This design comes from an exercise in tuning for small area, a short achievable clock period and few clock cycles per item on the open sky130 flow, not from production work.
The RTL was checked by simulation tests, not by an equivalence proof against the original design.

`flow/run.sh`:
```
#!/bin/bash
# synth_recipe.tcl (not shown) runs the flow's synth.tcl, then flattens the netlist and writes it again
# the make line also repeats each setting of config.mk as NAME=value (left out here)
make -C /OpenROAD-flow-scripts/flow DESIGN_CONFIG=/design/flow/config.mk WORK_HOME=/design/flow/orfs CLKGATE_MAP_FILE= SYNTH_SCRIPT=/design/flow/synth_recipe.tcl finish
```
`flow/config.mk`:
```
export PLATFORM = sky130hd
export DESIGN_NAME = lbm_moments
export DESIGN_NICKNAME = lbm_moments
export VERILOG_FILES = /design/flow/design.v
export SDC_FILE = /design/flow/constraint.sdc
export NUM_CORES = 4
export LEC_CHECK = 0
export CAP_MARGIN = 20
export CORE_MARGIN = 2
export CORE_UTILIZATION = 40
export PLACE_DENSITY = 0.6
export SLEW_MARGIN = 20
```
`flow/constraint.sdc`:
```
create_clock -name core_clock -period 8.0 [get_ports {clk}]
set_input_delay 1.6000 -clock core_clock [delete_from_list [all_inputs] [get_ports {clk}]]
set_output_delay 1.6000 -clock core_clock [all_outputs]
set_load 0.01 [all_outputs]
```
`flow/design.v`:
```
module fp_mult
	#(parameter FRACTIONAL_BITS=24,
		parameter DATA_WIDTH=32,
		parameter INTEGER_BITS=DATA_WIDTH-FRACTIONAL_BITS) (
	input logic signed [DATA_WIDTH-1:0] Din0,
	input logic signed [DATA_WIDTH-1:0] Din1,
	output logic signed [DATA_WIDTH-1:0] Dout);
	logic signed [2*DATA_WIDTH-1:0] product;
	always @ (Din0 or Din1) begin
		product = (Din0 * Din1);
		Dout = product[2*FRACTIONAL_BITS+INTEGER_BITS-1:2*FRACTIONAL_BITS-FRACTIONAL_BITS];
	end
endmodule
module fp_div #(
    parameter WIDTH=32,   
    parameter FBITS=24    
    ) (
    input wire logic clk,
    input wire logic start,           
    output     logic busy,            
    output     logic valid,           
    output     logic dbz,             
    output     logic ovf,             
    input wire logic signed [WIDTH-1:0] x,   
    input wire logic signed [WIDTH-1:0] y,   
    output		logic signed [WIDTH-1:0] q,   
    output     logic signed [WIDTH-1:0] r    
    );
    localparam FBITSW = (FBITS) ? FBITS : 1;
    logic signed [WIDTH-1:0] y1;            
    logic [WIDTH-1:0] q1, q1_next;   
    logic [WIDTH:0] ac, ac_next;     
    localparam ITER = WIDTH+FBITS;   
    logic [$clog2(ITER)-1:0] i;      
	 logic negate;
	 logic signed [WIDTH-1:0] x1;
	 assign negate = x[WIDTH-1] ^ y[WIDTH-1];  
	 assign x1 = (x > 0) ? x : -x;
	 assign y1 = (y > 0) ? y : -y;
    always_comb begin
        if (ac >= {1'b0,y1}) begin
            ac_next = ac - y1;
            {ac_next, q1_next} = {ac_next[WIDTH-1:0], q1, 1'b1};
        end else begin
            {ac_next, q1_next} = {ac, q1} << 1;
        end
    end
    always_ff @(posedge clk) begin
        if (start) begin
            valid <= 0;
            ovf <= 0;
            i <= 0;
            if (y == 0) begin   
                busy <= 0;
                dbz <= 1;
            end else begin
                busy <= 1;
                dbz <= 0;
                {ac, q1} <= {{WIDTH{1'b0}}, x1, 1'b0}; 
            end
        end else if (busy) begin
            if (i == ITER-1) begin   
                busy <= 0;
                valid <= 1;
                r <= ac_next[WIDTH:1];   
					 if (!negate) begin
						q <= q1_next;
					 end else begin
						q <= ~q1_next + 1;
					 end
            end else if (i == WIDTH-1 && q1_next[WIDTH-1:WIDTH-FBITSW]) begin  
                busy <= 0;
                ovf <= 1;
                q <= 0;
                r <= 0;
            end else begin   
                i <= i + 1;
                ac <= ac_next;
                q1 <= q1_next;
            end
        end
    end
endmodule
module adder9 #(DATA_WIDTH=32) (input logic signed [DATA_WIDTH-1:0] Din0,
										  input logic signed [DATA_WIDTH-1:0] Din1,
										  input logic signed [DATA_WIDTH-1:0] Din2,
										  input logic signed [DATA_WIDTH-1:0] Din3,
										  input logic signed [DATA_WIDTH-1:0] Din4,
										  input logic signed [DATA_WIDTH-1:0] Din5,
										  input logic signed [DATA_WIDTH-1:0] Din6,
										  input logic signed [DATA_WIDTH-1:0] Din7,
										  input logic signed [DATA_WIDTH-1:0] Din8,
										  output logic signed [DATA_WIDTH-1:0] Dout);
	assign Dout = Din0 + Din1 + Din2 + Din3 + Din4 + Din5 + Din6 + Din7 + Din8;
endmodule
module reg32 #(WIDTH=32) (input logic Clk, Reset, LD_EN,
								  input logic signed [WIDTH-1:0] Data_In,
								  output logic signed [WIDTH-1:0] Data_Out);	
	 logic [WIDTH-1:0] d_out;
	 assign Data_Out = d_out;
    always_ff @ (posedge Clk or negedge Reset)	
    begin
	 	 if (~Reset)
			  d_out <= 0;
		 else if (LD_EN)
			  d_out <= Data_In;
	 end
endmodule
module lbm_moments #(DATA_WIDTH=32, DATA_WIDTH_F=9*DATA_WIDTH, FRACTIONAL_BITS=24,
		INTEGER_BITS=DATA_WIDTH-FRACTIONAL_BITS)
		(input logic clk,
		input logic rst_n,
		input logic start,
		input logic [1:0] node_type,
		input logic [DATA_WIDTH_F-1:0] fin,
		output logic ready,
		output logic done,
		output logic [DATA_WIDTH-1:0] rho,
		output logic [DATA_WIDTH-1:0] ux,
		output logic [DATA_WIDTH-1:0] uy);
localparam logic signed [DATA_WIDTH-1:0] one = 32'h01_000000;
localparam logic signed [DATA_WIDTH-1:0] gnd = 32'h00_000000;
localparam logic signed [DATA_WIDTH-1:0] uLid = 32'h00_0CCCCC;  
localparam logic signed [DATA_WIDTH_F-1:0] cx = {32'h00_000000, 32'h01_000000, 32'h00_000000, 32'hFF_000000, 32'h00_000000, 32'h01_000000, 32'hFF_000000, 32'hFF_000000, 32'h01_000000};
localparam logic signed [DATA_WIDTH_F-1:0] cy = {32'h00_000000, 32'h00_000000, 32'h01_000000, 32'h00_000000, 32'hFF_000000, 32'h01_000000, 32'h01_000000, 32'hFF_000000, 32'hFF_000000};
typedef enum logic [2:0] {IDLE, CALC_MOMENT_1, CALC_MOMENT_2, CALC_MOMENT_3,
		CALC_MOMENT_4, CALC_MOMENT_5, CALC_MOMENT_6} state_t;
state_t State, Next_state;
logic boundary, lid;
logic div_valid, div_valid0, div_valid1;
assign div_valid = div_valid0 & div_valid1;
always_ff @ (posedge clk or negedge rst_n)
begin
	if (~rst_n)
		State <= IDLE;
	else
		State <= Next_state;
end
always_comb
begin
	Next_state = State;
	case (State)
		IDLE          : if (start) Next_state = CALC_MOMENT_1;
		CALC_MOMENT_1 : Next_state = CALC_MOMENT_2;
		CALC_MOMENT_2 : Next_state = CALC_MOMENT_3;
		CALC_MOMENT_3 : Next_state = CALC_MOMENT_4;
		CALC_MOMENT_4 : if (div_valid) Next_state = CALC_MOMENT_5;
		CALC_MOMENT_5 : Next_state = CALC_MOMENT_6;
		CALC_MOMENT_6 : Next_state = IDLE;
		default       : Next_state = IDLE;
	endcase
end
logic LD_EN_FIN, LD_EN_P, LD_EN_UX, div_start;
assign ready = (State == IDLE);
assign LD_EN_FIN = (State == IDLE) & start;
assign LD_EN_P = (State == CALC_MOMENT_1);
assign div_start = (State == CALC_MOMENT_3);
assign LD_EN_UX = (State == CALC_MOMENT_5);
assign done = (State == CALC_MOMENT_6);
logic [1:0] type_out;
logic [DATA_WIDTH_F-1:0] fin_out;
reg32 #(.WIDTH(2)) type_reg (.Clk(clk), .Reset(rst_n), .LD_EN(LD_EN_FIN), .Data_In(node_type), .Data_Out(type_out));
reg32 #(.WIDTH(DATA_WIDTH_F)) fin_reg (.Clk(clk), .Reset(rst_n), .LD_EN(LD_EN_FIN), .Data_In(fin), .Data_Out(fin_out));
assign lid = (type_out == 2'd1);
assign boundary = (type_out != 2'd0);
logic signed [DATA_WIDTH-1:0] fin_i [0:8];
logic signed [DATA_WIDTH-1:0] cxfin [0:8];
logic signed [DATA_WIDTH-1:0] cyfin [0:8];
genvar g;
generate
	for (g = 0; g < 9; g = g + 1) begin : moments
		assign fin_i[g] = fin_out[(9-g)*DATA_WIDTH-1:(8-g)*DATA_WIDTH];
		fp_mult #(.FRACTIONAL_BITS(FRACTIONAL_BITS), .DATA_WIDTH(DATA_WIDTH), .INTEGER_BITS(INTEGER_BITS)) prod_cxfin
			(.Din0(cx[(9-g)*DATA_WIDTH-1:(8-g)*DATA_WIDTH]), .Din1(fin_i[g]), .Dout(cxfin[g]));
		fp_mult #(.FRACTIONAL_BITS(FRACTIONAL_BITS), .DATA_WIDTH(DATA_WIDTH), .INTEGER_BITS(INTEGER_BITS)) prod_cyfin
			(.Din0(cy[(9-g)*DATA_WIDTH-1:(8-g)*DATA_WIDTH]), .Din1(fin_i[g]), .Dout(cyfin[g]));
	end
endgenerate
logic signed [DATA_WIDTH-1:0] pmux_in, pux_in, puy_in, p_in, p_out, pux_out, puy_out;
logic signed [DATA_WIDTH-1:0] uxmux_in, uymux_in, ux_in, uy_in, ux_out, uy_out;
adder9 #(.DATA_WIDTH(DATA_WIDTH)) fin_sum (.Din0(fin_i[0]), .Din1(fin_i[1]), .Din2(fin_i[2]), .Din3(fin_i[3]), .Din4(fin_i[4]),
	.Din5(fin_i[5]), .Din6(fin_i[6]), .Din7(fin_i[7]), .Din8(fin_i[8]), .Dout(pmux_in));
adder9 #(.DATA_WIDTH(DATA_WIDTH)) cxfin_sum (.Din0(cxfin[0]), .Din1(cxfin[1]), .Din2(cxfin[2]), .Din3(cxfin[3]), .Din4(cxfin[4]),
	.Din5(cxfin[5]), .Din6(cxfin[6]), .Din7(cxfin[7]), .Din8(cxfin[8]), .Dout(pux_in));
adder9 #(.DATA_WIDTH(DATA_WIDTH)) cyfin_sum (.Din0(cyfin[0]), .Din1(cyfin[1]), .Din2(cyfin[2]), .Din3(cyfin[3]), .Din4(cyfin[4]),
	.Din5(cyfin[5]), .Din6(cyfin[6]), .Din7(cyfin[7]), .Din8(cyfin[8]), .Dout(puy_in));
assign p_in = boundary ? one : pmux_in;
assign ux_in = lid ? uLid : (boundary ? gnd : uxmux_in);
assign uy_in = boundary ? gnd : uymux_in;
reg32 #(.WIDTH(DATA_WIDTH)) p_reg (.Clk(clk), .Reset(rst_n), .LD_EN(LD_EN_P), .Data_In(p_in), .Data_Out(p_out));
reg32 #(.WIDTH(DATA_WIDTH)) pux_reg (.Clk(clk), .Reset(rst_n), .LD_EN(LD_EN_P), .Data_In(pux_in), .Data_Out(pux_out));
reg32 #(.WIDTH(DATA_WIDTH)) puy_reg (.Clk(clk), .Reset(rst_n), .LD_EN(LD_EN_P), .Data_In(puy_in), .Data_Out(puy_out));
reg32 #(.WIDTH(DATA_WIDTH)) ux_reg (.Clk(clk), .Reset(rst_n), .LD_EN(LD_EN_UX), .Data_In(ux_in), .Data_Out(ux_out));
reg32 #(.WIDTH(DATA_WIDTH)) uy_reg (.Clk(clk), .Reset(rst_n), .LD_EN(LD_EN_UX), .Data_In(uy_in), .Data_Out(uy_out));
logic div_busy0, div_busy1, dbz0, dbz1, ovf0, ovf1;
logic signed [DATA_WIDTH-1:0] remainder0, remainder1;
fp_div #(.WIDTH(DATA_WIDTH), .FBITS(FRACTIONAL_BITS)) div_ux (.clk(clk), .start(div_start), .busy(div_busy0), .valid(div_valid0),
	.dbz(dbz0), .ovf(ovf0), .x(pux_out), .y(p_out), .q(uxmux_in), .r(remainder0));
fp_div #(.WIDTH(DATA_WIDTH), .FBITS(FRACTIONAL_BITS)) div_uy (.clk(clk), .start(div_start), .busy(div_busy1), .valid(div_valid1),
	.dbz(dbz1), .ovf(ovf1), .x(puy_out), .y(p_out), .q(uymux_in), .r(remainder1));
assign rho = p_out;
assign ux = ux_out;
assign uy = uy_out;
endmodule
```
PDN straps and rails:
Scale: 1 px per micron. Pins as bars on the die edge.
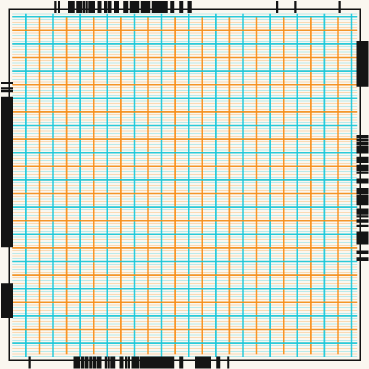
colour	net
cyan	VSS
orange	VDD
met1 rails	127
rows	126
met4 straps	25

Placement by cell class:
Scale: 1.5 px per micron.
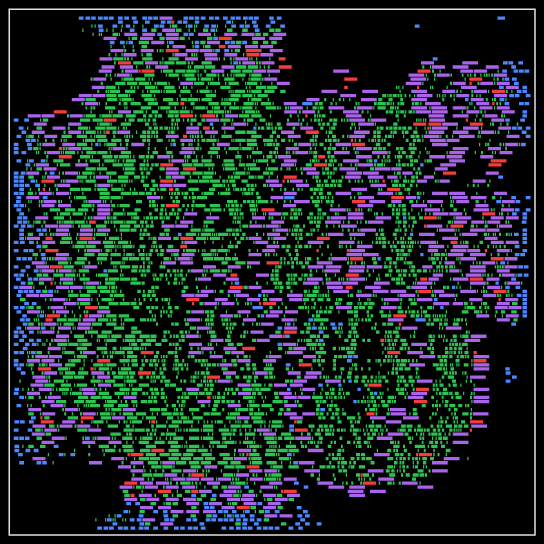
colour	class	cells	share of their area
green	remaining logic cells	3947	55%
purple	registers	663	33%
blue	remaining buffers and delay cells	421	7.8%
red	clock drivers and dummy loads	142	4.7%

==> results.txt <==
Worst setup path:
- In this run the worst path has a maximum fanout of 8.
- The slack of the worst reg-to-reg path is 0.89 ns.
- The critical path endpoint is pux_reg.d_out[31]$_DFFE_PN0P_.
- Walking the worst path, the cells encountered are or3_1 -> nor2_1 -> nand2_1 -> nor3b_1 -> nand2_1 -> or4_1 -> or2_2 -> xor2_1 -> inv_1 -> fa_1 -> inv_1 -> fa_1 -> fa_1 -> ha_1 -> and4_1 -> nand4_1 -> o21ai_0 -> a21oi_1 -> nand3_1 -> a41oi_1 -> a21oi_1 -> or3_1 -> a31oi_1.
- The highest cell delay on the worst timing path is 0.66 ns.
- The launch point of the worst path is fin_reg.d_out[34]$_DFFE_PN0P_.
- The worst setup path is launched from a flip-flop.
- The startpoint of the lowest-slack register-to-register path is fin_reg.d_out[34]$_DFFE_PN0P_.

Placement:
- During placement, the flow inserted port buffers numbering 390.
- The placed instances occupy a cell area of between 50000 and 60000 sq um.
- The routability congestion estimate from global placement is around 0.94.

Drt:
- For this block, the via count after detailed routing is 35.1k.
- The first detailed-routing pass ran for 6 iterations.
- For this block, wires on met1 add up to 66000 microns.
- The violation count after the first detailed-route iteration is 2947.
- The DRC violations left is 0.

Layout:
- Of all the cell area in the finished design, the clock network holds 0.0453.
- At the end of the flow the core is filled with cells to 0.471.
- The cell area after layout is around 56000 sq um.
- The biggest slice of the area belongs to multi-input combinational cells.
- Excluding fillers, the count of instances in the completed layout stands at 6712.
- Clock buffers in the final layout number 111.
- The synthesis-to-layout area growth is 16.7%.

Clocking:
- Buffers inserted during clock tree synthesis total a little under 80.
- The CTS tree is yes.
- The root buffer cell is sky130_fd_sc_hd__clkbuf_16.
- After clock tree synthesis, the repair step resized 0 gates.

Run:
- Across the run, the number of max-cap violations was 0.

Logic synthesis:
- By area, the combinational part of the netlist is dominated by adder cells.
- Measured against the total synthesized area, the mux share comes to 0.0284.
- The post-synthesis cell type with the largest combined area is sky130_fd_sc_hd__dfrtp_1.
- The synthesized-area fraction occupied by ao, oa, aoi and oai cells is 0.128.
- For this run, the number of Yosys warnings is 10.
- In this run, synthesis inferred 194 flip-flops with an integrated enable.

Min path:
- The class of the tightest hold or removal check is reg -> reg.

Timing:
- The worst clock skew on the final layout is about 0.036 ns.
- Setup repair after global routing left no endpoint under its margin.
- Summed over all failing endpoints, the final setup total negative slack is 0 ns.

Global routing:
- The met2 track demand over resource in global routing is 0.361.
- The maximum number of pins on one net before global-route repair is 162.
- The all-layer global routing usage is 0.233.
- The global-route wire length before repair is 217000 microns.

Run status:
- The flow ran to the end and the layout has no timing, DRC or antenna violations.

Die:
- The area inside the core boundary is about 120000 sq um.
- The I/O pin count is a little under 400.
Testbench counts, summed over its fixed seeds: cycles 32,248, nodes 512.
Clock wires, drivers and flops:
Scale: 1.5 px per micron.
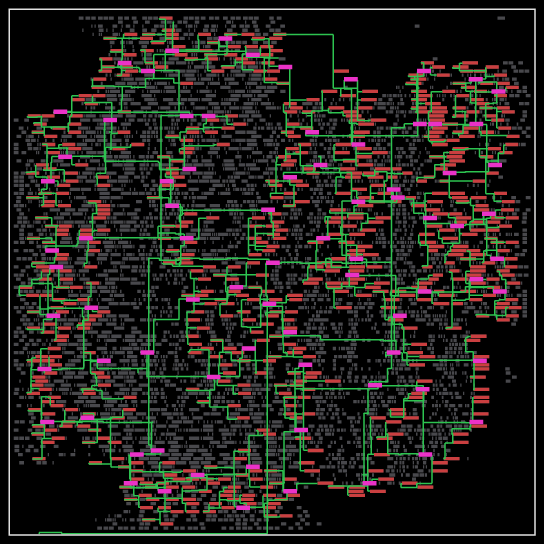
[magenta] clock-net drivers | count: 78
[red] flip-flops | count: 663
[green] clock wires | length: 10100 microns
flops lie	widely spread

Metal layers overlaid:
Scale: 1.5 px per micron.
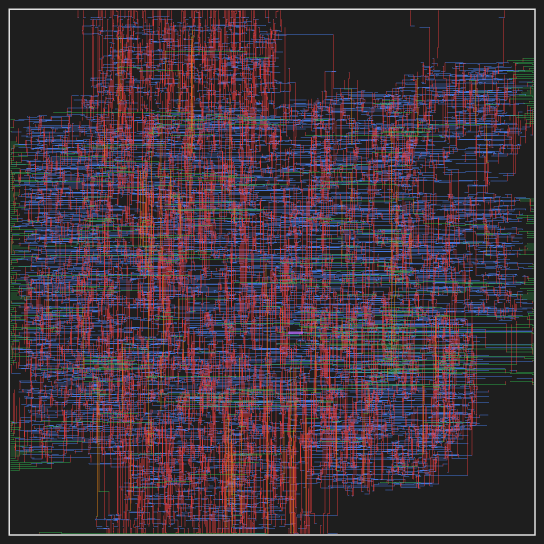
colour	layer	wire length
orange	M4	3050 microns
purple	M5	8.30 microns
blue	M1	66.0 mm
red	M2	63.0 mm
green	M3	9180 microns

[cells in the mapped netlist, drive strengths merged, types with 33 or more instances]
cell type	instances
a211oi	35
a21o	67
a21oi	188
a31oi	33
clkbuf	158
dfrtp	453
edfxtp	194
fa	461
ha	166
inv	648
mux2	108
nand2	613
nand3	55
nor2	253
nor3	47
o21ai	482
o31ai	59
xnor2	188
xor2	160
[layout by cell type, fill, tap and decap left out, types with 66 or more instances in the layout]
cell type and n:
sky130_fd_sc_hd__inv_1 645, sky130_fd_sc_hd__nand2_1 611, sky130_fd_sc_hd__fa_1 461, sky130_fd_sc_hd__dfrtp_1 453, sky130_fd_sc_hd__o21ai_0 403, sky130_fd_sc_hd__clkdlybuf4s50_1 389
sky130_fd_sc_hd__nor2_1 251, sky130_fd_sc_hd__edfxtp_1 194, sky130_fd_sc_hd__xnor2_1 188, sky130_fd_sc_hd__a21oi_1 187, sky130_fd_sc_hd__ha_1 166, sky130_fd_sc_hd__xor2_1 160
sky130_fd_sc_hd__mux2_2 108, sky130_fd_sc_hd__clkbuf_16 81, sky130_fd_sc_hd__o21ai_1 79, sky130_fd_sc_hd__a21o_1 66

-- port drivers added, routing unchanged --
How much do the figures lean on ideal ports? The routed layout below was timed once more, with nothing changed but the port constraints.
Step 1 assumes that a clkbuf_16 drives the clock port and a buf_2 every other input.
Step 2 times the ports against the registers' clock, not the clock port: input delays grow and output delays shrink by t, the midpoint of the rising clock arrivals with the driver on.
Three values: ideal ports, drivers, drivers and shift; two values: the first two.
t, ns: 0.724
slack for setup (ns): 0.886 / 0.886 / 0.886
clock arrival spread, ns: 0.038 / 0.039
worst register clock-pin slew, ns: 0.07 / 0.07
After both steps this run still meets setup and hold. The setup slack of this run moves by 0.000 ns with the drivers and by 0.000 ns with both steps.
